Source: an optimization exercise on an open RTL-to-GDS flow (aim: a short achievable clock period and few clock cycles). Production flows keep margins and buffers that such runs may drop. RTL that was checked went through simulation tests only; none was proved equivalent to the original. Some runs may be left out. An edit can pass the tests and still lose a function that they never use. No functional check of the RTL was part of run 2.

Fig. 1: run 1, hierarchy map of the flops
Scale: 1 px per um. Other cells in gray.
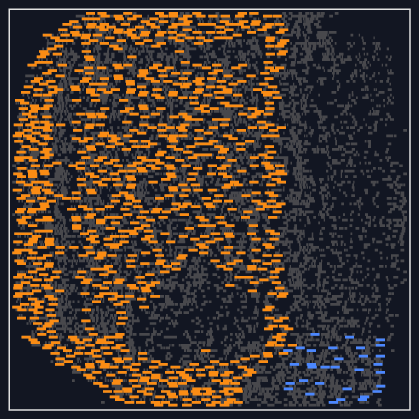
Fig. 2: run 1, met1 routing
Scale: 1 px per um. Cells faint in the background.
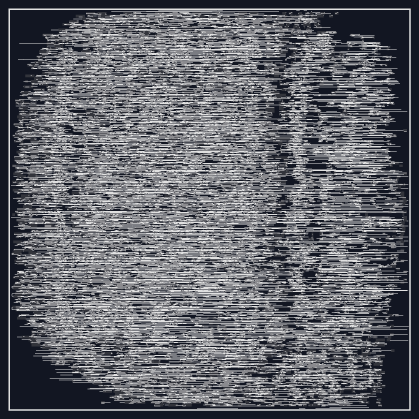
Fig. 3: run 1, clock nets
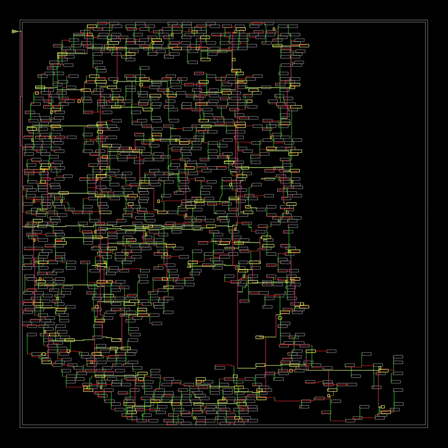
### flow/config.mk
export PLATFORM = sky130hd
export DESIGN_NAME = Top_Module
export DESIGN_NICKNAME = Top_Module
export VERILOG_FILES = /design/flow/design.v
export SDC_FILE = /design/flow/constraint.sdc
export NUM_CORES = 4
export LEC_CHECK = 0
export CAP_MARGIN = 20
export CORE_MARGIN = 2
export CORE_UTILIZATION = 40
export SLEW_MARGIN = 20
### flow/constraint.sdc
create_clock -name core_clock -period 20.0 [get_ports {clk}]
set_input_delay 4.0000 -clock core_clock [delete_from_list [all_inputs] [get_ports {clk}]]
set_output_delay 4.0000 -clock core_clock [all_outputs]
set_load 0.01 [all_outputs]
### flow/design.v
module program_counter ( clk , rst , pc_in , pc_out );
    input clk,rst;
    input       [31:0]pc_in;   
    output reg  [31:0]pc_out;  
    always @(posedge clk or posedge rst) begin
        if (rst)
        pc_out <=32'b00;
        else
            pc_out <=pc_in;
        end
endmodule
module pcplus4 (fromPc,NexttoPc);
    input [31:0]fromPc;
    output [31:0]NexttoPc;
    assign NexttoPc = 4 + fromPc;
endmodule  
module Branch_Adder(PC,offset,branch_target);
    input [31:0] PC;                   
    input [31:0] offset;                
    output reg [31:0] branch_target;  
    always @(*) begin
        branch_target <= PC + (offset );  
    end
endmodule
module mux_1( Sel1 , A1 , B1 , Mux1_out);
    input Sel1;
    input [31:0] A1,B1;
    output [31:0] Mux1_out;
    assign Mux1_out = (Sel1==1'b0)? A1 : B1;
endmodule 
module mux_2 ( Sel2 , A2 , B2 , Mux2_out);
    input Sel2;
    input [31:0] A2,B2;
    output [31:0] Mux2_out;
    assign Mux2_out = (Sel2==1'b0)? A2 : B2;
endmodule 
module mux_3 ( Sel3 , A3 , B3 , Mux3_out);
    input Sel3;
    input [31:0] A3,B3;
    output [31:0] Mux3_out;
    assign Mux3_out = (Sel3==1'b0)? A3 : B3;
endmodule 
module Immidiate_generator ( instruction , ImmExt);
    input wire [31:0] instruction;      
    output reg [31:0] ImmExt;       
    always @(*) begin
        case(instruction[6:0])
    7'b0010011: ImmExt = {{20{instruction[31]}}, instruction[31:20]};  
    7'b0000011: ImmExt = {{20{instruction[31]}}, instruction[31:20]};  
    7'b0100011: ImmExt = {{20{instruction[31]}}, instruction[31:25], instruction[11:7]};  
    7'b1100011: ImmExt = {{20{instruction[31]}}, instruction[7], instruction[30:25], instruction[11:8], 1'b0};  
    7'b0110111: ImmExt = {instruction[31:12], 12'b0};  
	7'b0010111: ImmExt = {instruction[31:12], 12'b0};  
    7'b1101111: ImmExt = {{11{instruction[31]}}, instruction[19:12], instruction[20], instruction[30:21], 1'b0};  
    default: begin
        ImmExt = 32'b0;
    end
    endcase
    end
endmodule
module alu_unit ( A , B , control_in , zero , ALU_out );
    input [31:0]A;
    input [31:0]B;
    input [3:0]control_in;
    output reg zero ;
    output reg [31:0] ALU_out;
         always @(A or B or control_in) begin
            case (control_in)
             4'b0000: ALU_out = A + B;           		 
             4'b0001: ALU_out = A - B;           		 
             4'b0010: ALU_out = A & B;           		 
             4'b0011: ALU_out = A | B;           		 
             4'b0100: ALU_out = A ^ B;           		 
             4'b0101: ALU_out = A << B[4:0];     		 
             4'b0110: ALU_out = A >> B[4:0];     		 
             4'b0111: ALU_out = $signed(A) >>> B[4:0];     
             4'b1000: ALU_out =($signed(A) < $signed(B)) ? 32'b1 : 32'b0;
            default: ALU_out = 32'b0;          		
            endcase
        zero = (ALU_out == 32'b0) ? 1 : 0;
    end
endmodule  
module alu_control ( ALUOp , fun7 , fun3 , Control_out );
input [6:0]fun7;
input [2:0]fun3;
input [1:0]ALUOp;
output reg [3:0]Control_out;
always@(*)
begin
    casez({ALUOp,fun7,fun3})
    12'b01_???????_??? : Control_out <= 4'b0001;     
    12'b10_0000000_000 : Control_out <= 4'b0000;     
    12'b00_0000000_000 : Control_out <= 4'b0000;     
    12'b00_0000000_001 : Control_out <= 4'b0000;     
    12'b00_0000000_010 : Control_out <= 4'b0000;     
    12'b10_0100000_000 : Control_out <= 4'b0001;     
    12'b10_0000000_111 : Control_out <= 4'b0010;     
    12'b10_0000000_110 : Control_out <= 4'b0011;     
    12'b10_0000000_100 : Control_out <= 4'b0100;     
    12'b10_0000000_001 : Control_out <= 4'b0101;     
    12'b10_0000000_101 : Control_out <= 4'b0110;     
    12'b10_0100000_101 : Control_out <= 4'b0111;     
    12'b10_0000000_010 : Control_out <= 4'b1000;     
    default            : Control_out <= 4'b0000; 
endcase
end
endmodule  
module controlunit ( instruction  , branch , Memread , MemtoReg ,ALUOp , MemWrite ,ALUSrc ,Reg_write);
input [6:0] instruction;
output  reg branch , Memread , MemtoReg ,MemWrite , ALUSrc ,Reg_write ;
output reg [1:0]ALUOp;
always@(*)begin 
 case(instruction)
    7'b0110011 : {ALUSrc , MemtoReg , Reg_write ,Memread, MemWrite , branch , ALUOp} <= 9'b001000_10;
    7'b0000011 : {ALUSrc , MemtoReg , Reg_write ,Memread, MemWrite , branch , ALUOp} <= 9'b111100_00;
    7'b0100011 : {ALUSrc , MemtoReg , Reg_write ,Memread, MemWrite , branch , ALUOp} <= 9'b100010_00;
    7'b1100011 : {ALUSrc , MemtoReg , Reg_write ,Memread, MemWrite , branch , ALUOp} <= 9'b000001_01;
    7'b0010011 : {ALUSrc , MemtoReg , Reg_write ,Memread, MemWrite , branch , ALUOp} <= 9'b101000_10;
    default : {ALUSrc , MemtoReg , Reg_write ,Memread, MemWrite , branch , ALUOp} =9'b0;
endcase
end
endmodule  
module reg_file (clk,rst,Reg_write,Rs1,Rs2,Rd,write_data,read_data1,read_data2);
    input clk,rst,Reg_write;
    input [4:0] Rs1,Rs2, Rd;
    input [31:0] write_data;
    output [31:0] read_data1,read_data2;
   reg [31:0] Registers[0:31];
  always @(posedge clk or posedge rst) begin
    if (rst) begin
      Registers[1] <= 3;
      Registers[2] <= 2;
      Registers[3] <= 12;
      Registers[4] <= 20;
      Registers[5] <= 3;
      Registers[6] <= 44;
      Registers[7] <= 4;
      Registers[8] <= 2;
      Registers[9] <= 1;
      Registers[10] <= 23;
      Registers[11] <= 4;
      Registers[12] <= 90;
      Registers[13] <= 10;
      Registers[14] <= 20;
      Registers[15] <= 30;
      Registers[16] <= 40;
      Registers[17] <= 50;
      Registers[18] <= 60;
      Registers[19] <= 70;
      Registers[20] <= 80;
      Registers[21] <= 80;
      Registers[22] <= 90;
      Registers[23] <= 70;
      Registers[24] <= 60;
      Registers[25] <= 65;
      Registers[26] <= 4;
      Registers[27] <= 32;
      Registers[28] <= 12;
      Registers[29] <= 34;
      Registers[30] <= 5;
      Registers[31] <= 10;
    end else if (Reg_write && Rd != 0) begin
      Registers[Rd] <= write_data;
    end
  end
  assign read_data1 = (Rs1 == 0) ? 32'b0 : Registers[Rs1];
  assign read_data2 = (Rs2 == 0) ? 32'b0 : Registers[Rs2];
endmodule
module Top_Module( clk , rst , imem_addr , imem_rdata , dmem_addr , dmem_wdata , dmem_we , dmem_re , dmem_rdata );
input clk , rst ;
output [31:0] imem_addr;    
input  [31:0] imem_rdata;   
output [31:0] dmem_addr;    
output [31:0] dmem_wdata;   
output        dmem_we;      
output        dmem_re;      
input  [31:0] dmem_rdata;   
wire [31:0] PC_top,branch_target, instruction_top, read_data1_top, read_data2_top, ImmExt_top , Mux1_out_top , NexttoPc_top , Sum_out_top , Pc_in_top , ALU_out_top , Mem_data_out_top , write_back_top;
wire Reg_write_top , ALUSrc_top ,branch_top , zero_top , and_out_top , Mem_Write_top , MemtoReg_top , Memreadc_top , Mem_Read_top;
wire [1:0]ALUOp_top;
wire [3:0]Control_out_top;
program_counter PC( .clk(clk) , .rst(rst) , .pc_in(Pc_in_top) , .pc_out(PC_top) );  
pcplus4 Pc_adder( .fromPc(PC_top) , .NexttoPc(NexttoPc_top));
assign imem_addr = PC_top;
assign instruction_top = imem_rdata;
reg_file u_reg_file(.clk(clk),.rst(rst),.Reg_write(Reg_write_top ),.Rs1(instruction_top[19:15]),.Rs2(instruction_top[24:20]        ),
    .Rd(instruction_top[11:7] ),.write_data (write_back_top  ),.read_data1 (read_data1_top ),.read_data2 (read_data2_top ));
Immidiate_generator u_Immidiate_generator(.instruction(instruction_top), .ImmExt(ImmExt_top));
controlunit control_unit( .instruction(instruction_top[6:0])  , .branch(branch_top) , .Memread(Mem_Read_top) , .MemtoReg(MemtoReg_top) , .ALUOp(ALUOp_top) , .MemWrite(Mem_Write_top ) , .ALUSrc(ALUSrc_top) , .Reg_write(Reg_write_top));
alu_control alu_control( .ALUOp(ALUOp_top) , .fun7(instruction_top[31:25]) , .fun3(instruction_top[14:12]) , .Control_out(Control_out_top) );
alu_unit alu_unit( .A(read_data1_top) , .B(Mux1_out_top) , .control_in(Control_out_top) , .zero(zero_top) , .ALU_out(ALU_out_top) );
assign dmem_addr  = ALU_out_top;
assign dmem_wdata = read_data2_top;
assign dmem_we    = Mem_Write_top;
assign dmem_re    = Mem_Read_top;
assign Mem_data_out_top = (Mem_Read_top) ? dmem_rdata : 32'b00;
mux_1  mux_1_Alu( .Sel1(ALUSrc_top) , .A1(read_data2_top) , .B1( ImmExt_top) , .Mux1_out(Mux1_out_top));
mux_2  mux_2_adder_pc( .Sel2(branch_top& zero_top) , .A2(NexttoPc_top) , .B2(branch_target) , .Mux2_out(Pc_in_top));
mux_3  mux_3_data_mem( .Sel3(MemtoReg_top) , .A3(ALU_out_top) , .B3(Mem_data_out_top) , .Mux3_out(write_back_top));
Branch_Adder u_Branch_Adder(.PC (PC_top ),.offset (ImmExt_top ),.branch_target(branch_target));
endmodule
### flow/run.sh
#!/bin/bash
# synth_recipe.tcl (not shown) runs the flow's synth.tcl, then flattens the netlist and writes it again
# the make line also repeats each setting of config.mk as NAME=value (left out here)
make -C /OpenROAD-flow-scripts/flow DESIGN_CONFIG=/design/flow/config.mk WORK_HOME=/design/flow/orfs CLKGATE_MAP_FILE= SYNTH_SCRIPT=/design/flow/synth_recipe.tcl finish
==> results.json, run 1 <==
{
  "drive_gt1_share_pct": 11.3,
  "dominant-cell-class": "multi-input combinational cells",
  "dp_slack_ns": 2.97,
  "register_area_um2": 25700,
  "path_class": "in2out",
  "synth_top_area_share_pct": 38.2,
  "post-cts-setup-buffer-count": 0,
  "gr-usage-met2_pct": 66.0,
  "largest_register_ffs": 992,
  "crit_cells": 24,
  "ctsResizeCount": 0,
  "layout.nonclk_buf_share_pct": 5.08,
  "grt.total_usage_pct": 45.5,
  "antenna_found_initial": 30,
  "nNonClkBuffers": 422,
  "highest_layer": "met5",
  "wire_per_inst_um": 39.2,
  "multi_input_cells": 5649,
  "rrSetupSlack_ns": 11.12,
  "drv_slew": 0,
  "yosys-top-cells-count": "nand2_1 (1267), o21ai_0 (1028), dfrtp_1 (953)",
  "syn_area_um2": 62500,
  "regMostFlops": "u_reg_file.Registers",
  "min_from": "u_reg_file.Registers[30][2]",
  "tightest_slew_ns": 1.29,
  "die_y_um": 399,
  "final.setup.worst_slack_ns": 2.44,
  "synth_fa_ha_area_share_pct": 2.78,
  "drt-initial-drc-count": 13300,
  "max_stage_delay_ns": 1.16,
  "status": "timing/DRC/antenna clean",
  "synth_top_family_by_area": "compound AO/OA/AOI/OAI gates"
}
Testbench counts for the RTL of run 1, summed over its fixed seeds: cycles 28,531.
## Picture notes: Fig. 1
- blue: PC (flops 32; where lower right)
- orange: u_reg_file (flops 992)
Finished Core Util: 45.3%
non-filler cells, final: 9499

## Picture notes: Fig. 2
- main direction: horizontal
- wire length on this layer: 134 mm
- longest straight run: 209 um
routed wire length: 372000 um
met1 Use GR: 55.0%
via count: 67400

## Picture notes: Fig. 3
TritonCTS buffer count: 110
Seq Cell Count: 1024

Fig. 4: run 1, zoomed window
Region (287, 87) to (312, 112) um. Cells in gray, sequential cells in the stronger gray; small squares are vias.
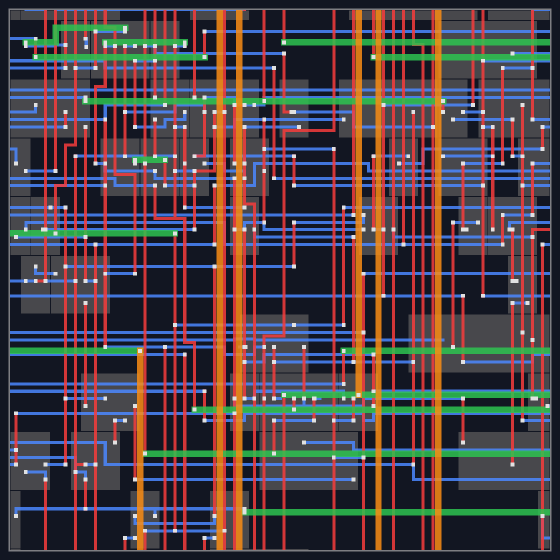

==> run 2: a larger rewrite; changed files in full <==
removed: flow/run.sh
==> flow/design.v <==
module Top_Module( clk , rst , imem_addr , imem_rdata , dmem_addr , dmem_wdata , dmem_we , dmem_re , dmem_rdata );
input clk , rst ;
output [31:0] imem_addr;
input  [31:0] imem_rdata;
output [31:0] dmem_addr;
output [31:0] dmem_wdata;
output        dmem_we;
output        dmem_re;
input  [31:0] dmem_rdata;
localparam NBTB = 8;
function [31:0] start_value(input integer r);
  case (r)
     1: start_value = 3;   2: start_value = 2;   3: start_value = 12;  4: start_value = 20;
     5: start_value = 3;   6: start_value = 44;  7: start_value = 4;   8: start_value = 2;
     9: start_value = 1;  10: start_value = 23; 11: start_value = 4;  12: start_value = 90;
    13: start_value = 10; 14: start_value = 20; 15: start_value = 30; 16: start_value = 40;
    17: start_value = 50; 18: start_value = 60; 19: start_value = 70; 20: start_value = 80;
    21: start_value = 80; 22: start_value = 90; 23: start_value = 70; 24: start_value = 60;
    25: start_value = 65; 26: start_value = 4;  27: start_value = 32; 28: start_value = 12;
    29: start_value = 34; 30: start_value = 5;  31: start_value = 10;
    default: start_value = 0;
  endcase
endfunction
reg [31:1] pcF;                  
reg [31:1] pcO;                  
reg        mweO, mreO;           
reg        vD;                   
reg [31:0] ir;                   
reg [31:1] pcD;                  
reg [31:0] s1, s2;               
reg [31:0] sd;                   
reg        dOP, dOPI, dLD, dST, dBR, dWR, dINV, dLOG;
reg [6:0]  dALU;                 
reg        vE;                   
reg [31:0] ea, eb;               
reg [31:0] ebs;                  
reg        ecin;                 
reg [31:0] eimm;                 
reg [31:1] etgt, eseq;           
reg        etne, esne;           
reg [31:1] epc;
reg [31:0] esd;                  
reg [4:0]  erd;
reg        eLD, eST, eBR, eWR;
reg [6:0]  eALU;
reg [31:0] maddr, mwdata;        
reg        mwe, mre;
reg [31:0] wres;                 
reg        wv;                   
reg [31:0] wsd;                  
reg [4:0]  wrd;
reg [31:0] rf [1:31];
reg [31:1] rw;                   
reg [NBTB-1:0] bv;
reg [31:1]     btag [0:NBTB-1];
reg [31:1]     btgt [0:NBTB-1];
reg [2:0]      bptr;
reg            uv, ut;           
reg [31:1]     upc, utg;
reg            uhit;
reg [2:0]      uidx;
assign imem_addr  = {pcO, 1'b0};
assign dmem_addr  = maddr;
assign dmem_wdata = mwdata;
assign dmem_we    = mweO;
assign dmem_re    = mreO;
wire [6:0] iop = imem_rdata[6:0];
wire [6:0] if7 = imem_rdata[31:25];
wire [2:0] if3 = imem_rdata[14:12];
wire iOP  = (iop == 7'b0110011);
wire iOPI = (iop == 7'b0010011);
wire iLD  = (iop == 7'b0000011);
wire iST  = (iop == 7'b0100011);
wire iBR  = (iop == 7'b1100011);
wire if7z = (if7 == 7'b0000000);
wire if7s = (if7 == 7'b0100000);
wire iSUB = if7s & (if3 == 3'b000);
wire iAND = if7z & (if3 == 3'b111);
wire iOR  = if7z & (if3 == 3'b110);
wire iXOR = if7z & (if3 == 3'b100);
wire iSLL = if7z & (if3 == 3'b001);
wire iSRL = if7z & (if3 == 3'b101);
wire iSRA = if7s & (if3 == 3'b101);
wire iSLT = if7z & (if3 == 3'b010);
wire iADD = ~(iSUB | iAND | iOR | iXOR | iSLL | iSRL | iSRA | iSLT);
wire [31:0] is1 = (32'd1 << imem_rdata[19:15]) & 32'hFFFF_FFFE;
wire [31:0] is2 = (32'd1 << imem_rdata[24:20]) & 32'hFFFF_FFFE;
wire [31:0] isd = (32'd1 << imem_rdata[11:7])  & 32'hFFFF_FFFE;
wire [31:0] sum  = ea + ebs + {31'd0, ecin};      
wire        slt  = (ea[31] ^ eb[31]) ? ea[31] : sum[31];
wire [4:0]  sh   = eb[4:0];
wire [31:0] sll  = ea << sh;
wire [31:0] srl  = ea >> sh;
wire [31:0] sra  = $signed(ea) >>> sh;
wire [31:0] lgc  = eALU[1] ? (ea & eb) : eALU[2] ? (ea | eb) : (ea ^ eb);
wire [31:0] alu = ({32{eALU[0]}} & sum) |
                  ({32{eALU[1] | eALU[2] | eALU[3]}} & lgc) |
                  ({32{eALU[4]}} & sll) | ({32{eALU[5]}} & srl) | ({32{eALU[6]}} & sra) |
                  {31'd0, ~(|eALU) & slt};
wire [31:0] addr  = ea + eimm;
wire        eq    = (ea == eb);
wire        taken = eBR & eq;
wire        redirE = vE & (taken ? etne : esne);
wire [31:1] npcE  = taken ? etgt : eseq;
wire        wrE   = vE & eWR & (erd != 5'd0);
wire [4:0] rs1 = ir[19:15];
wire [4:0] rs2 = ir[24:20];
wire [31:0] immI = {{20{ir[31]}}, ir[31:20]};
wire [31:0] immS = {{20{ir[31]}}, ir[31:25], ir[11:7]};
wire [31:1] immB = {{20{ir[31]}}, ir[7], ir[30:25], ir[11:8]};
wire use1  = dOP | dOPI | dLD | dST | dBR;
wire use2  = dOP | dST | dBR;
wire stall = vD & vE & eLD & (erd != 5'd0) &
             ((use1 & (rs1 == erd)) | (use2 & (rs2 == erd)));
wire goD   = vD & ~stall;
wire        wbv  = wv | mre;
wire [31:0] wbd  = mre ? dmem_rdata : wres;
wire f1E = wrE & (rs1 == erd);
wire f2E = wrE & (rs2 == erd) & ~dOPI;
wire f1W = wbv & (rs1 == wrd) & (wrd != 5'd0);
wire f2W = wbv & (rs2 == wrd) & (wrd != 5'd0);
reg [31:0] rr1, rr2;
integer i;
always @(*) begin
  rr1 = 32'd0;
  rr2 = 32'd0;
  for (i = 1; i < 32; i = i + 1) begin
    rr1 = rr1 | ({32{s1[i]}} & (rw[i] ? rf[i] : start_value(i)));
    rr2 = rr2 | ({32{s2[i]}} & (rw[i] ? rf[i] : start_value(i)));
  end
end
wire [31:0] o1  = f1W ? wbd : rr1;
wire [31:0] o2  = dOPI ? immI : f2W ? wbd : rr2;
wire [31:0] r1  = f1E ? alu : o1;
wire [31:0] r2  = f2E ? alu : o2;
wire [31:0] r2s = f2E ? (alu ^ {32{dINV}}) : (o2 ^ {32{dINV}});
wire [31:1] tgtD = pcD + immB;
wire [31:1] seqD = pcD + 31'd2;
reg         bhit;
reg [31:1]  bpred;
reg         xhit;
reg [2:0]   xidx;
integer k;
always @(*) begin
  bhit  = 1'b0;
  bpred = 31'd0;
  xhit  = 1'b0;
  xidx  = 3'd0;
  for (k = 0; k < NBTB; k = k + 1) begin
    if (bv[k] && btag[k] == pcF) begin
      bhit  = 1'b1;
      bpred = bpred | btgt[k];
    end
    if (bv[k] && btag[k] == epc) begin
      xhit = 1'b1;
      xidx = k;
    end
  end
end
wire        iJ    = iBR & (imem_rdata[19:15] == imem_rdata[24:20]);
wire [31:1] tgtF  = pcF + {{20{imem_rdata[31]}}, imem_rdata[7], imem_rdata[30:25], imem_rdata[11:8]};
wire [31:1] fnext = iJ ? tgtF : bhit ? bpred : pcF + 31'd2;
wire [31:1] pcN = redirE ? npcE : stall ? pcF : fnext;
always @(posedge clk or posedge rst) begin
  if (rst) begin
    pcF  <= 31'd0;
    vD   <= 1'b0;
    vE   <= 1'b0;
    mwe  <= 1'b0;
    mre  <= 1'b0;
    wv   <= 1'b0;
    bv   <= {NBTB{1'b0}};
    bptr <= 3'd0;
    uv   <= 1'b0;
  end else begin
    pcF <= pcN;
    if (redirE) begin
      vD  <= 1'b0;
      vE  <= 1'b0;
    end else if (stall) begin
      vE  <= 1'b0;
    end else begin
      vD  <= 1'b1;
      vE  <= vD;
    end
    mwe <= vE & eST;
    mre <= vE & eLD;
    wv  <= wrE;
    uv  <= vE & eBR;
    if (uv) begin
      if (ut) begin
        if (!uhit) begin
          bv[bptr] <= 1'b1;
          bptr <= bptr + 3'd1;
        end
      end else if (uhit) begin
        bv[uidx] <= 1'b0;
      end
    end
  end
end
always @(posedge clk) begin
  if (!stall) begin
    ir   <= imem_rdata;
    pcD  <= pcF;
    s1   <= is1;
    s2   <= is2;
    sd   <= isd;
    dOP  <= iOP;
    dOPI <= iOPI;
    dLD  <= iLD;
    dST  <= iST;
    dBR  <= iBR;
    dWR  <= iOP | iOPI;
    dINV <= (iOP | iOPI) & (iSUB | iSLT);
    dALU <= {iSRA, iSRL, iSLL, iXOR, iOR, iAND, iADD | iSUB} & {7{iOP | iOPI}};
  end
  ea   <= r1;
  eb   <= r2;
  ebs  <= r2s;
  ecin <= dINV;
  eimm <= dST ? immS : immI;
  etgt <= tgtD;
  eseq <= seqD;
  etne <= (tgtD != pcF);
  esne <= (seqD != pcF);
  epc  <= pcD;
  esd  <= sd;
  erd  <= ir[11:7];
  eLD  <= dLD;
  eST  <= dST;
  eBR  <= dBR;
  eWR  <= dWR;
  eALU <= dALU;
  pcO  <= rst ? 31'd0 : pcN;
  mweO <= ~rst & vE & eST;
  mreO <= ~rst & vE & eLD;
  maddr  <= addr;
  mwdata <= eb;
  wres   <= alu;
  wsd    <= esd;
  wrd    <= erd;
  ut   <= eq;
  upc  <= epc;
  utg  <= etgt;
  uhit <= xhit;
  uidx <= xidx;
  if (uv & ut & !uhit) begin
    btag[bptr] <= upc;
    btgt[bptr] <= utg;
  end
end
wire [31:1] we = {31{wbv}} & wsd[31:1];
always @(posedge clk or posedge rst) begin
  if (rst) rw <= 31'd0;
  else     rw <= rw | we;
end
genvar g;
generate for (g = 1; g < 32; g = g + 1) begin : RF
  always @(posedge clk) begin
    if (we[g]) rf[g] <= wbd;
  end
end endgenerate
endmodule
==> flow/flow/run.sh <==
#!/bin/bash
set -uo pipefail
MARGIN=${MARGIN:-15}
bash standard.sh SETUP_SLACK_MARGIN=$MARGIN REMOVE_ABC_BUFFERS=1 TNS_END_PERCENT=10 finish > flow_standard.log 2>&1
rc=$?
tail -20 flow_standard.log
exit $rc
==> flow/standard.sh <==
#!/bin/bash
# synth_recipe.tcl (not shown) runs the flow's synth.tcl, then flattens the netlist and writes it again
# the make line also repeats each setting of config.mk as NAME=value (left out here)
make -C /OpenROAD-flow-scripts/flow DESIGN_CONFIG=/design/flow/config.mk WORK_HOME=/design/flow/orfs CLKGATE_MAP_FILE= SYNTH_SCRIPT=/design/flow/synth_recipe.tcl "${@:-finish}"
==> flow/config.mk <==
export PLATFORM = sky130hd
export DESIGN_NAME = Top_Module
export DESIGN_NICKNAME = Top_Module
export VERILOG_FILES = /design/flow/design.v
export SDC_FILE = /design/flow/constraint.sdc
export NUM_CORES = 4
export LEC_CHECK = 0
export ABC_CLOCK_PERIOD_IN_PS = 4000
export CAP_MARGIN = 20
export CORE_MARGIN = 2
export CORE_UTILIZATION = 60
export PLACE_DENSITY = 0.7
export SLEW_MARGIN = 20
Fig. 5: run 2, zoomed window
Region (295, 90) to (320, 115) um. Cells in gray, sequential cells in the stronger gray; small squares are vias.
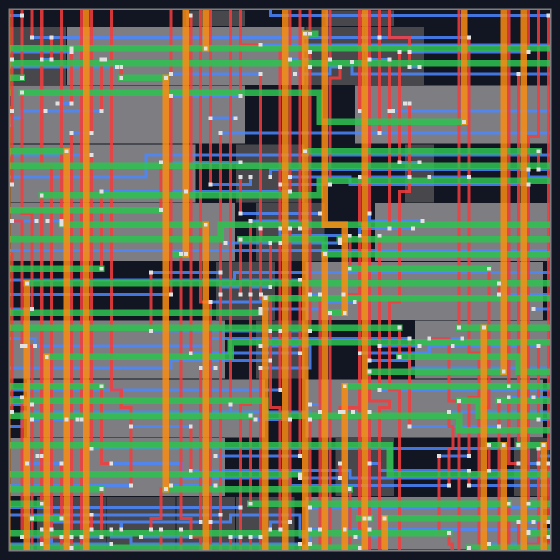
- blue: M1
- orange: M4
- red: M2
- green: M3
- most frequent: edfxtp_1 (13)
- sequential cells in the window: 13
- cells with their middle in the window: 27
- netlist names of flops here include: rf (13)

Fig. 6: run 2, met1 routing
Scale: 1 px per um. Cells faint in the background.
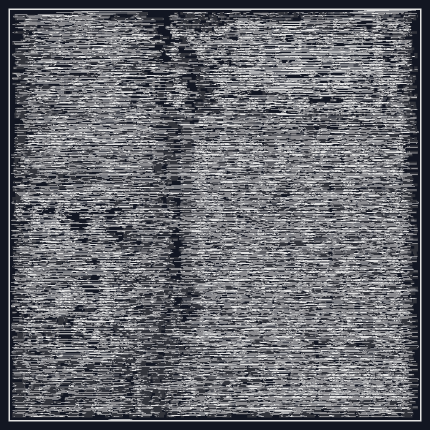
- nets with wire on the layer: 7683
- main direction: horizontal
- share of all routed wire: 33%
- wire length on this layer: 138 mm
- longest straight run: 95.2 um
met1 Use GR: 59.5%
via count: 78800
routed wire length: 419000 um

Fig. 7: run 2, I/O pins on the die edge
Scale: 1 px per um. Pins as bars across the die edge, other pins in gray.
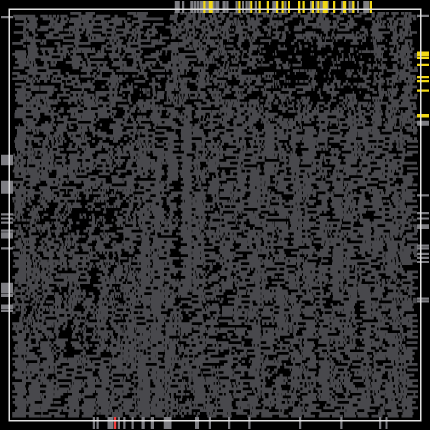
- red: rst (pins 1; direction input; edge bottom)
- yellow: dmem_wdata (pins 32; direction output; edge 22 top, 10 right)

==> results.json, run 2 <==
{
  "regMostFlops": "rf",
  "max_stage_delay_ns": 0.25,
  "largest_register_ffs": 992,
  "crit_cells": 16,
  "drv_slew": 0,
  "post-cts-setup-buffer-count": 26,
  "gr-usage-met2_pct": 69.3,
  "synth_top_family_by_area": "compound AO/OA/AOI/OAI gates",
  "wire_per_inst_um": 41.1,
  "antenna_found_initial": 19,
  "dp_slack_ns": 11.89,
  "synth_top_area_share_pct": 50.0,
  "ctsResizeCount": 288,
  "dominant-cell-class": "registers",
  "cts_made_buffers": 216,
  "path_class": "in2reg",
  "die_y_um": 410,
  "nNonClkBuffers": 435,
  "status": "timing/DRC/antenna clean",
  "final_cells": 10200,
  "final.setup.worst_slack_ns": 14.20,
  "min_from": "esd[20]",
  "synth-edff-count": 1648,
  "fin_worst_skew_ns": 0.0564,
  "yosys-top-cells-count": "edfxtp_1 (1648), dfxtp_1 (482), xnor2_1 (426)",
  "syn_area_um2": 98900,
  "grt.total_usage_pct": 48.4,
  "utilization_pct": 68.1,
  "drive_gt1_share_pct": 13.2,
  "highest_layer": "met5"
}
Fig. 8: run 2, clock nets
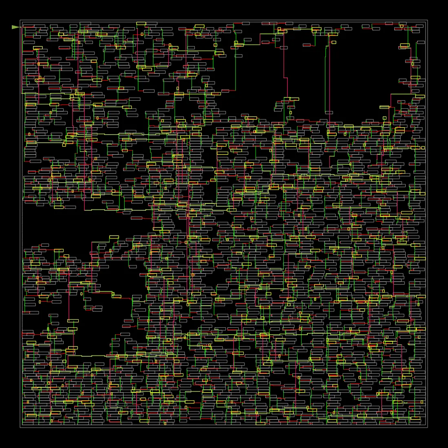

==> run 2 -> run 3 <==
--- a/flow/design.v
+++ b/flow/design.v
@@ -22,4 +22,24 @@
   endcase
 endfunction
+function [31:0] ks_add(input [31:0] a, input [31:0] b, input cin);
+  reg [31:0] g, p, gn, pn;
+  integer l, j;
+  begin
+    g = a & b;
+    p = a ^ b;
+    g[0] = g[0] | (p[0] & cin);
+    for (l = 1; l < 32; l = l * 2) begin
+      gn = g;
+      pn = p;
+      for (j = l; j < 32; j = j + 1) begin
+        gn[j] = g[j] | (p[j] & g[j-l]);
+        pn[j] = p[j] & p[j-l];
+      end
+      g = gn;
+      p = pn;
+    end
+    ks_add = (a ^ b) ^ {g[30:0], cin};
+  end
+endfunction
 reg [31:1] pcF;                  
 reg [31:1] pcO;                  
@@ -28,4 +48,5 @@
 reg [31:0] ir;                   
 reg [31:1] pcD;                  
+reg        dJ;                   
 reg [31:0] s1, s2;               
 reg [31:0] sd;                   
@@ -87,5 +108,5 @@
 wire [31:0] is2 = (32'd1 << imem_rdata[24:20]) & 32'hFFFF_FFFE;
 wire [31:0] isd = (32'd1 << imem_rdata[11:7])  & 32'hFFFF_FFFE;
-wire [31:0] sum  = ea + ebs + {31'd0, ecin};      
+wire [31:0] sum  = ks_add(ea, ebs, ecin);         
 wire        slt  = (ea[31] ^ eb[31]) ? ea[31] : sum[31];
 wire [4:0]  sh   = eb[4:0];
@@ -98,5 +119,5 @@
                   ({32{eALU[4]}} & sll) | ({32{eALU[5]}} & srl) | ({32{eALU[6]}} & sra) |
                   {31'd0, ~(|eALU) & slt};
-wire [31:0] addr  = ea + eimm;
+wire [31:0] addr  = ks_add(ea, eimm, 1'b0);
 wire        eq    = (ea == eb);
 wire        taken = eBR & eq;
@@ -135,6 +156,21 @@
 wire [31:0] r2  = f2E ? alu : o2;
 wire [31:0] r2s = f2E ? (alu ^ {32{dINV}}) : (o2 ^ {32{dINV}});
-wire [31:1] tgtD = pcD + immB;
-wire [31:1] seqD = pcD + 31'd2;
+wire [31:0] tgtDf = ks_add({pcD, 1'b0}, {immB, 1'b0}, 1'b0);
+wire [31:1] tgtD = tgtDf[31:1];        
+wire [31:1] seqD = pcD + 31'd2;        
+wire        tneD = (tgtD != pcF);      
+wire        sneD = (seqD != pcF);      
+wire [31:0] n1  = (f1W & wv) ? wres : rr1;      
+wire [31:0] n2  = (f2W & wv) ? wres : rr2;
+wire        ldD = mre & (f1W | f2W);
+wire [31:0] oc  = f1E ? n2 : n1;
+wire [31:0] fx  = ea ^ ebs ^ oc;
+wire [31:0] fk  = (ea & ebs) | ((ea ^ ebs) & ~oc);
+wire        feq = (fx == {fk[30:0], ecin});
+wire        resD = dBR & ~ldD & ((~f1E & ~f2E) | ((f1E ^ f2E) & eALU[0]));
+wire        eqD  = dJ | ((f1E | f2E) ? feq : (n1 == n2));
+wire        rT   = goD & (resD | dJ) & tneD;             
+wire        rN   = goD & resD & ~dJ & sneD;              
+wire        redirD = eqD ? rT : rN;
 reg         bhit;
 reg [31:1]  bpred;
@@ -159,7 +195,9 @@
 end
 wire        iJ    = iBR & (imem_rdata[19:15] == imem_rdata[24:20]);
-wire [31:1] tgtF  = pcF + {{20{imem_rdata[31]}}, imem_rdata[7], imem_rdata[30:25], imem_rdata[11:8]};
-wire [31:1] fnext = iJ ? tgtF : bhit ? bpred : pcF + 31'd2;
-wire [31:1] pcN = redirE ? npcE : stall ? pcF : fnext;
+wire [31:1] fpred = bhit ? bpred : pcF + 31'd2;
+wire [31:1] pcK  = redirE ? npcE : stall ? pcF : fpred;
+wire [31:1] pcK1 = (~redirE & ~stall & rT) ? tgtD : pcK;
+wire [31:1] pcK0 = (~redirE & ~stall & rN) ? seqD : pcK;
+wire [31:1] pcN  = eqD ? pcK1 : pcK0;
 always @(posedge clk or posedge rst) begin
   if (rst) begin
@@ -180,4 +218,7 @@
     end else if (stall) begin
       vE  <= 1'b0;
+    end else if (redirD) begin
+      vD  <= 1'b0;
+      vE  <= vD;
     end else begin
       vD  <= 1'b1;
@@ -214,4 +255,5 @@
     dWR  <= iOP | iOPI;
     dINV <= (iOP | iOPI) & (iSUB | iSLT);
+    dJ   <= iJ;
     dALU <= {iSRA, iSRL, iSLL, iXOR, iOR, iAND, iADD | iSUB} & {7{iOP | iOPI}};
   end
@@ -223,6 +265,6 @@
   etgt <= tgtD;
   eseq <= seqD;
-  etne <= (tgtD != pcF);
-  esne <= (seqD != pcF);
+  etne <= tneD & ~(resD | dJ);           
+  esne <= sneD & ~(resD | dJ);
   epc  <= pcD;
   esd  <= sd;
==> flow/flow/run.sh (replaced) <==
#!/bin/bash
set -uo pipefail
MARGIN=${MARGIN:-14.6}
bash standard.sh SETUP_SLACK_MARGIN=$MARGIN REMOVE_ABC_BUFFERS=1 TNS_END_PERCENT=10 finish > flow_standard.log 2>&1
rc=$?
tail -20 flow_standard.log
exit $rc
--- a/flow/config.mk
+++ b/flow/config.mk
@@ -9,5 +9,5 @@
 export CAP_MARGIN = 20
 export CORE_MARGIN = 2
-export CORE_UTILIZATION = 60
-export PLACE_DENSITY = 0.7
+export CORE_UTILIZATION = 45
+export PLACE_DENSITY = 0.6
 export SLEW_MARGIN = 20
Fig. 9: run 3, clock nets
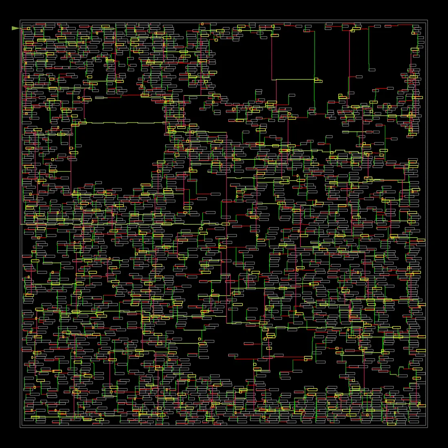
Sink Count: 2209
TritonCTS buffer count: 232

Fig. 10: run 3, I/O pins on the die edge
Scale: 1 px per um. Pins as bars across the die edge, other pins in gray.
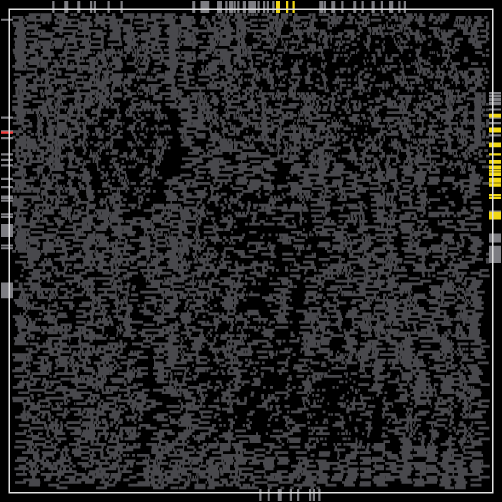
- red: rst (pins 1; direction input; edge left)
- yellow: dmem_wdata (pins 32; direction output; edge 28 right, 4 top)
- all pins by edge: 61 top, 57 right, 37 left, 9 bottom
PortBufs: 162
die height: 482 um
DIE WIDTH: 482 um

Fig. 11: run 3, signal wires by layer
Scale: 1 px per um.
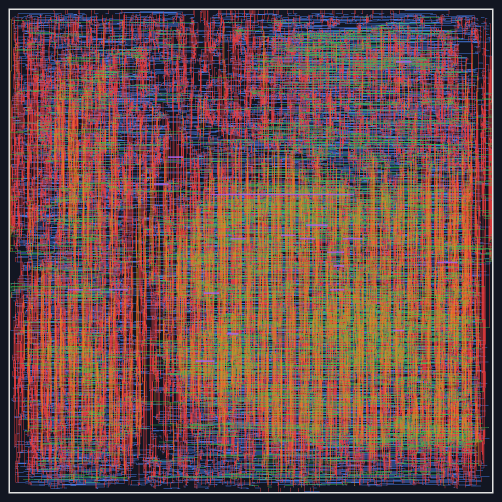
- blue: M1 (wire length 196 mm)
- green: M3 (wire length 72.4 mm)
- purple: M5 (wire length 409 um)
- orange: M4 (wire length 54.1 mm)
- red: M2 (wire length 234 mm)
routed wire length: 557000 um
global-route usage over all layers: 46.6%
WL/cell: 46.2 um
via count: 87100

==> results.json, run 3 <==
{
  "status": "timing/DRC/antenna clean",
  "drv_slew": 0,
  "grt_pass1_wl_um": 729000,
  "cts_tree": "built",
  "drive_gt1_share_pct": 14.9,
  "utilization_pct": 53.0,
  "antenna_found_initial": 51,
  "fmax_mhz": 175,
  "drt-met1-wl_um": 196000,
  "synth_most_common_cell": "edfxtp_1",
  "fill_cells": 19600,
  "drt-initial-drc-count": 16600,
  "register_area_um2": 61200,
  "num_tap_cells": 3009,
  "synth-seq-cells": 2209,
  "synth_top_family_by_area": "compound AO/OA/AOI/OAI gates",
  "nNonClkBuffers": 642,
  "fin_worst_skew_ns": 0.0563,
  "layout.nonclk_buf_share_pct": 5.41,
  "htree_levels": 4,
  "tightest_slew_ns": 1.28,
  "synth-edff-count": 1649,
  "crit_fanout": 19,
  "wl_met2_um": 234000,
  "syn_area_um2": 103000,
  "multi_input_cells": 5500,
  "crit_cells": 4,
  "gr-usage-met2_pct": 67.9,
  "synth_top_area_share_pct": 48.2,
  "rrSetupSlack_ns": 14.37,
  "largest_register_ffs": 992,
  "max_stage_delay_ns": 0.79,
  "regMostFlops": "rf",
  "min_from": "esd[27]",
  "ctsResizeCount": 418,
  "dp_slack_ns": 13.13,
  "yosys-top-cells-count": "edfxtp_1 (1649), a22oi_1 (503), clkbuf_1 (484)",
  "final_cells": 12100,
  "synth_fa_ha_area_share_pct": 2.71,
  "dominant-cell-class": "registers",
  "start_util_pct": 45.2,
  "r2r_cells": 19,
  "critical_path.top_delay_family": "buffers and inverters",
  "path_class": "in2reg",
  "highest_layer": "met5",
  "yosys_most_used_dff": "edfxtp_1",
  "grt_use_met1_pct": 57.4,
  "seq_cell_count": 2209,
  "final.setup.worst_slack_ns": 14.28,
  "end_kind": "register",
  "post-cts-setup-buffer-count": 96
}
Testbench counts for the RTL of run 3, summed over its fixed seeds: cycles 29,387.
Fig. 12: run 3, met1 routing
Scale: 1 px per um. Cells faint in the background.
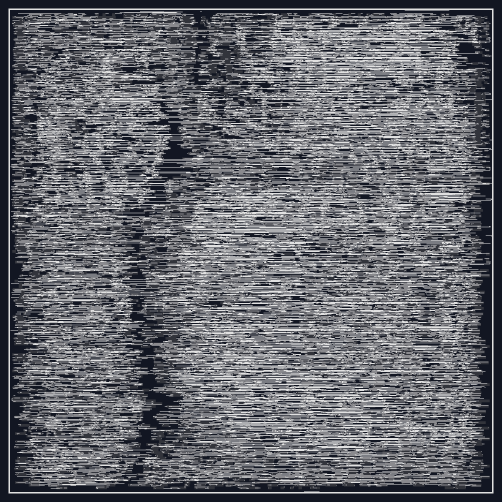

==> run 3 -> run 4 <==
--- a/flow/design.v
+++ b/flow/design.v
@@ -66,4 +66,8 @@
 reg [6:0]  eALU;
 reg [31:0] maddr, mwdata;        
+reg        cM;                   
+reg        mBR, eqM;             
+reg        mtne, msne;           
+reg [31:1] mtgt, mseq;           
 reg        mwe, mre;
 reg [31:0] wres;                 
@@ -121,7 +125,7 @@
 wire [31:0] addr  = ks_add(ea, eimm, 1'b0);
 wire        eq    = (ea == eb);
-wire        taken = eBR & eq;
-wire        redirE = vE & (taken ? etne : esne);
-wire [31:1] npcE  = taken ? etgt : eseq;
+wire        mtaken = mBR & eqM;
+wire        redirE = cM & (mtaken ? mtne : msne);
+wire [31:1] npcE  = mtaken ? mtgt : mseq;
 wire        wrE   = vE & eWR & (erd != 5'd0);
 wire [4:0] rs1 = ir[19:15];
@@ -208,4 +212,5 @@
     mre  <= 1'b0;
     wv   <= 1'b0;
+    cM   <= 1'b0;
     bv   <= {NBTB{1'b0}};
     bptr <= 3'd0;
@@ -225,8 +230,9 @@
       vE  <= vD;
     end
-    mwe <= vE & eST;
-    mre <= vE & eLD;
-    wv  <= wrE;
-    uv  <= vE & eBR;
+    mwe <= vE & eST & ~redirE;
+    mre <= vE & eLD & ~redirE;
+    wv  <= wrE & ~redirE;
+    uv  <= vE & eBR & ~redirE;
+    cM  <= vE & ~redirE;
     if (uv) begin
       if (ut) begin
@@ -276,6 +282,12 @@
   eALU <= dALU;
   pcO  <= rst ? 31'd0 : pcN;
-  mweO <= ~rst & vE & eST;
-  mreO <= ~rst & vE & eLD;
+  mweO <= ~rst & vE & eST & ~redirE;
+  mreO <= ~rst & vE & eLD & ~redirE;
+  mBR    <= eBR;
+  eqM    <= eq;
+  mtne   <= etne;
+  msne   <= esne;
+  mtgt   <= etgt;
+  mseq   <= eseq;
   maddr  <= addr;
   mwdata <= eb;
==> flow/flow/run.sh (replaced) <==
#!/bin/bash
set -uo pipefail
MARGIN=${MARGIN:-14.6}
bash standard.sh SETUP_SLACK_MARGIN=$MARGIN REMOVE_ABC_BUFFERS=1 TNS_END_PERCENT=10 \
  MATCH_CELL_FOOTPRINT=0 'BUFFER_PORTS_ARGS=-buffer_cell sky130_fd_sc_hd__buf_4' \
  finish > flow_standard.log 2>&1
rc=$?
tail -20 flow_standard.log
exit $rc
Fig. 13: run 4, met1 routing
Scale: 1 px per um. Cells faint in the background.
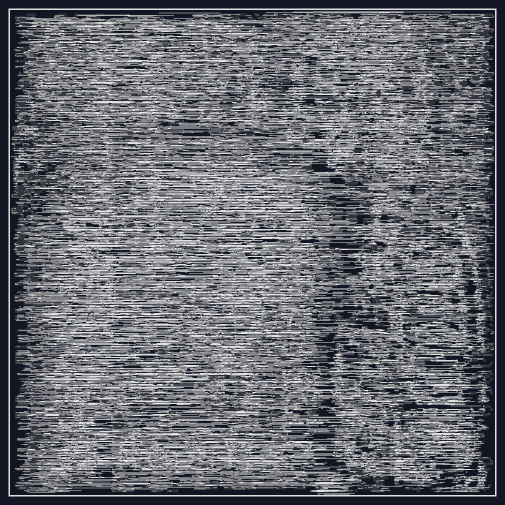
- longest straight run: 200 um
- wire length on this layer: 210 mm
- share of all routed wire: 37%
- main direction: horizontal
met1 Use GR: 61.0%
routed wire length: 561000 um
via count: 89200

Fig. 14: run 4, I/O pins on the die edge
Scale: 1 px per um. Pins as bars across the die edge, other pins in gray.
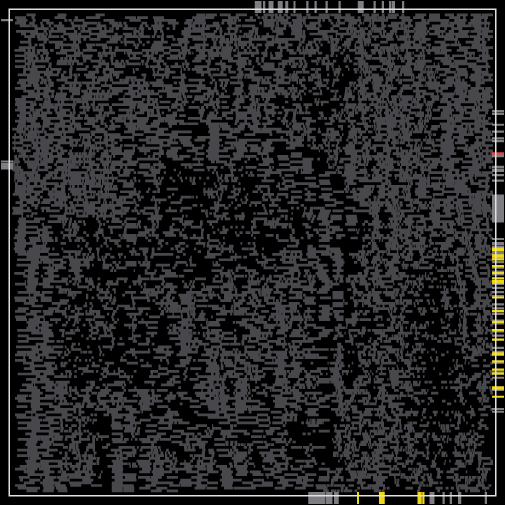
- red: rst (pins 1; direction input; edge right)
- yellow: dmem_wdata (pins 32; direction output; edge 23 right, 9 bottom)

Fig. 15: run 4, zoomed window
Region (351, 109) to (376, 134) um. Cells in gray, sequential cells in the stronger gray; small squares are vias.
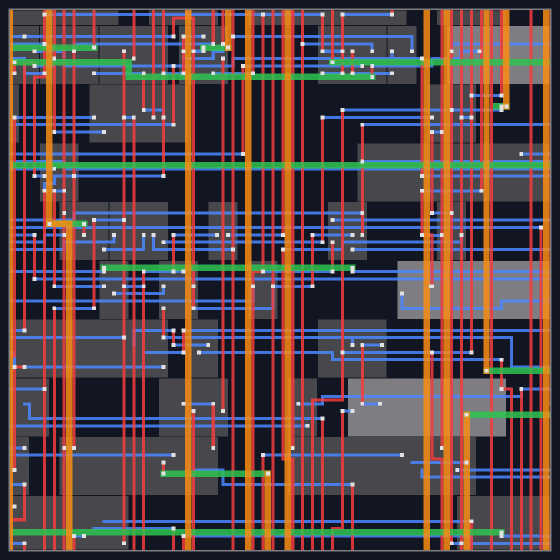
- orange: M4
- green: M3
- red: M2
- blue: M1
- sequential cells in the window: 3
- most frequent: fa_1 (5), inv_1 (4)
- cells with their middle in the window: 31

==> results.json, run 4 <==
{
  "min_from": "etgt[11]",
  "synth_top_family_by_area": "compound AO/OA/AOI/OAI gates",
  "status": "timing/DRC/antenna clean",
  "r2r_cells": 18,
  "end_kind": "register",
  "start_util_pct": 45.2,
  "critical_path.top_delay_family": "simple AND/OR/NAND/NOR gates",
  "drive_gt1_share_pct": 17.2,
  "utilization_pct": 53.2,
  "max_stage_delay_ns": 0.61,
  "grt.total_usage_pct": 45.6,
  "antenna_found_initial": 72,
  "multi_input_cells": 5606,
  "fmax_mhz": 180,
  "fin_worst_skew_ns": 0.0604,
  "wl_met2_um": 221000,
  "cts_made_buffers": 230,
  "drv_slew": 0,
  "synth_top_area_share_pct": 47.6,
  "cts.sink_count": 2243,
  "syn_area_um2": 104000
}
Testbench counts for the RTL of run 4, summed over its fixed seeds: cycles 29,387.
Fig. 16: run 4, signal wires by layer
Scale: 1 px per um.
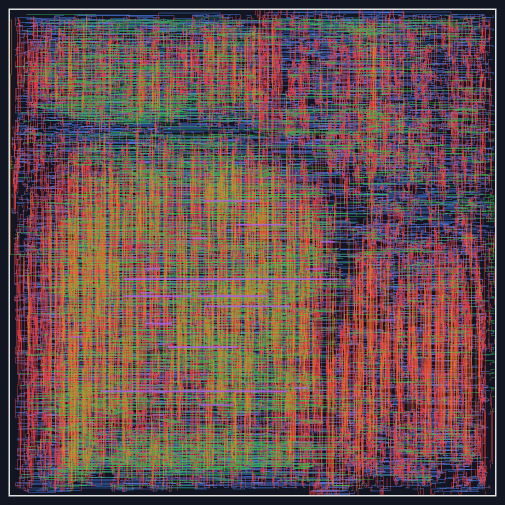

==> run 4 -> run 5 <==
--- a/flow/design.v
+++ b/flow/design.v
@@ -60,4 +60,5 @@
 reg [31:1] etgt, eseq;           
 reg        etne, esne;           
+reg        eres, eeqD;           
 reg [31:1] epc;
 reg [31:0] esd;                  
@@ -129,4 +130,6 @@
 wire [31:1] npcE  = mtaken ? mtgt : mseq;
 wire        wrE   = vE & eWR & (erd != 5'd0);
+wire        redirX = vE & eres & (eeqD ? etne : esne);
+wire [31:1] npcX  = eeqD ? etgt : eseq;
 wire [4:0] rs1 = ir[19:15];
 wire [4:0] rs2 = ir[24:20];
@@ -174,7 +177,5 @@
 wire        resD = dBR & ~ldD & ((~f1E & ~f2E) | ((f1E ^ f2E) & eALU[0]));
 wire        eqD  = dJ | ((f1E | f2E) ? feq : (n1 == n2));
-wire        rT   = goD & (resD | dJ) & tneD;             
-wire        rN   = goD & resD & ~dJ & sneD;              
-wire        redirD = eqD ? rT : rN;
+wire        redirD = goD & dJ & tneD;
 reg         bhit;
 reg [31:1]  bpred;
@@ -200,8 +201,5 @@
 wire        iJ    = iBR & (imem_rdata[19:15] == imem_rdata[24:20]);
 wire [31:1] fpred = bhit ? bpred : pcF + 31'd2;
-wire [31:1] pcK  = redirE ? npcE : stall ? pcF : fpred;
-wire [31:1] pcK1 = (~redirE & ~stall & rT) ? tgtD : pcK;
-wire [31:1] pcK0 = (~redirE & ~stall & rN) ? seqD : pcK;
-wire [31:1] pcN  = eqD ? pcK1 : pcK0;
+wire [31:1] pcN  = redirE ? npcE : redirX ? npcX : stall ? pcF : redirD ? tgtD : fpred;
 always @(posedge clk or posedge rst) begin
   if (rst) begin
@@ -218,5 +216,5 @@
   end else begin
     pcF <= pcN;
-    if (redirE) begin
+    if (redirE | redirX) begin
       vD  <= 1'b0;
       vE  <= 1'b0;
@@ -271,6 +269,8 @@
   etgt <= tgtD;
   eseq <= seqD;
-  etne <= tneD & ~(resD | dJ);           
-  esne <= sneD & ~(resD | dJ);
+  etne <= tneD & ~dJ;                    
+  esne <= sneD & ~dJ;
+  eres <= resD & ~dJ;
+  eeqD <= eqD;
   epc  <= pcD;
   esd  <= sd;
@@ -286,6 +286,6 @@
   mBR    <= eBR;
   eqM    <= eq;
-  mtne   <= etne;
-  msne   <= esne;
+  mtne   <= etne & ~eres;                
+  msne   <= esne & ~eres;
   mtgt   <= etgt;
   mseq   <= eseq;
Fig. 17: run 5, signal wires by layer
Scale: 1 px per um.
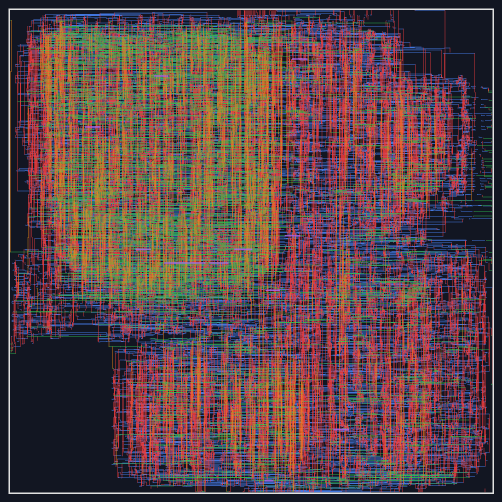
- red: M2 (wire length 185 mm)
- green: M3 (wire length 64.3 mm)
- purple: M5 (wire length 176 um)
- blue: M1 (wire length 167 mm)
- orange: M4 (wire length 31.7 mm)

Fig. 18: run 5, I/O pins on the die edge
Scale: 1 px per um. Pins as bars across the die edge, other pins in gray.
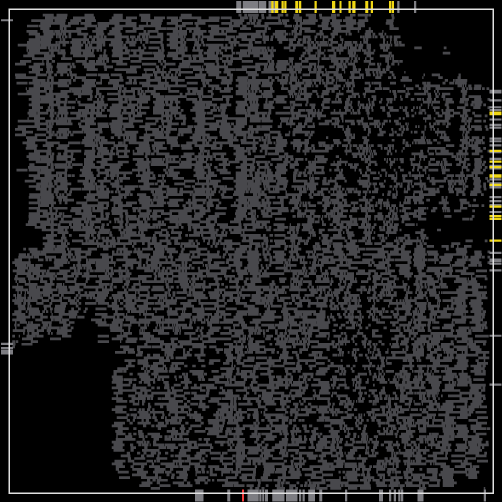
- red: rst (pins 1; direction input; edge bottom)
- yellow: dmem_wdata (pins 32; direction output; edge 20 top, 12 right)

==> results.json, run 5 <==
{
  "status": "timing/DRC/antenna clean",
  "highest_layer": "met5",
  "wire_per_inst_um": 39.0,
  "antenna_found_initial": 42,
  "synth-seq-cells": 2245,
  "multi_input_cells": 5194,
  "port_buffers": 162,
  "drt-initial-drc-count": 15700,
  "dp_slack_ns": 13.74,
  "fill_cells": 19600,
  "fin_worst_skew_ns": 0.0957,
  "gr-usage-met2_pct": 53.1,
  "fmax_mhz": 181,
  "synth_top_area_share_pct": 48.1,
  "drive_gt1_share_pct": 12.7,
  "synth_most_common_cell": "edfxtp_1",
  "totalWireLength_um": 448000,
  "path_class": "reg2reg",
  "grt_use_met1_pct": 49.5,
  "drt-met1-wl_um": 167000,
  "die_y_um": 482,
  "post-cts-setup-buffer-count": 0,
  "utilization_pct": 51.0,
  "dominant-cell-class": "registers",
  "synth_top_family_by_area": "compound AO/OA/AOI/OAI gates",
  "layout.nonclk_buf_share_pct": 2.37,
  "final.setup.worst_slack_ns": 14.48,
  "wl_met2_um": 185000,
  "end_kind": "register",
  "syn_area_um2": 103000,
  "final_cells": 11500,
  "cts.sink_count": 2245,
  "dr_total_vias": 80200,
  "synth-edff-count": 1649,
  "yosys_most_used_dff": "edfxtp_1",
  "cts_tree": "built",
  "grt_pass1_wl_um": 609000,
  "register_area_um2": 61900,
  "tightest_slew_ns": 1.29,
  "largest_register_ffs": 992,
  "min_from": "esd[22]",
  "yosys-top-cells-count": "edfxtp_1 (1649), a22oi_1 (519), dfxtp_1 (517)"
}
Testbench counts for the RTL of run 5, summed over its fixed seeds: cycles 29,644.
Fig. 19: run 5, zoomed window
Region (349, 108) to (374, 133) um. Cells in gray, sequential cells in the stronger gray; small squares are vias.
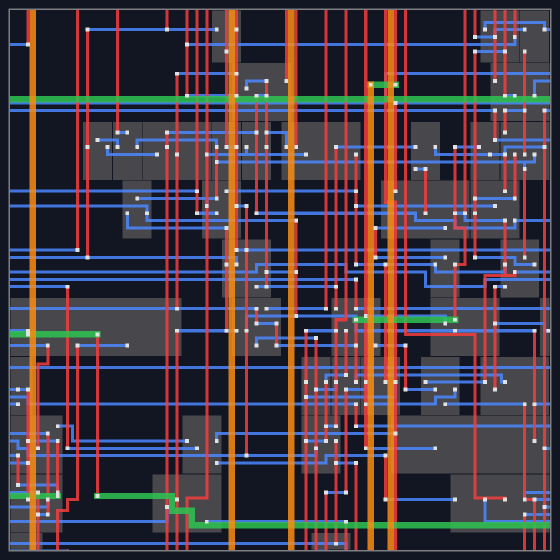
- blue: M1
- orange: M4
- green: M3
- red: M2
- sequential cells in the window: 0
- most frequent: nor2_1 (6), nand2_1 (5), o21ai_0 (4)
- cells with their middle in the window: 37

what the ideal ports hide:
Ports are ideal in the flow. The routed layouts listed here were re-timed in OpenROAD.
Step 1: set_driving_cell puts a clkbuf_16 on clk and a buf_2 on each other input, an assumption about the parent block.
Step 2 adds t to the input delays and takes it off the output delays; t is the mean of the earliest and latest rising clock arrival at the registers after step 1. Input paths then give back, and output paths get back, about the clock's delay inside the block.
Three values: ideal, step 1, step 2; two values: the first two.
run	t (ns)	setup WS [ns]	slew at the worst register clock pin (ns)
run 1	0.827	2.443 / 2.418 / 2.418	0.07 / 0.07
run 2	0.971	14.205 / 14.246 / 13.275	0.07 / 0.07
run 3	0.994	14.278 / 14.249 / 13.344	0.07 / 0.07
run 4	1.011	14.436 / 14.436 / 13.676	0.07 / 0.07
run 5	0.979	14.482 / 14.415 / 13.586	0.07 / 0.07
After both steps every run listed still meets setup and hold. For run 3, which loses most, drivers alone change the setup slack by -0.029 ns; drivers and shift together by -0.934 ns.
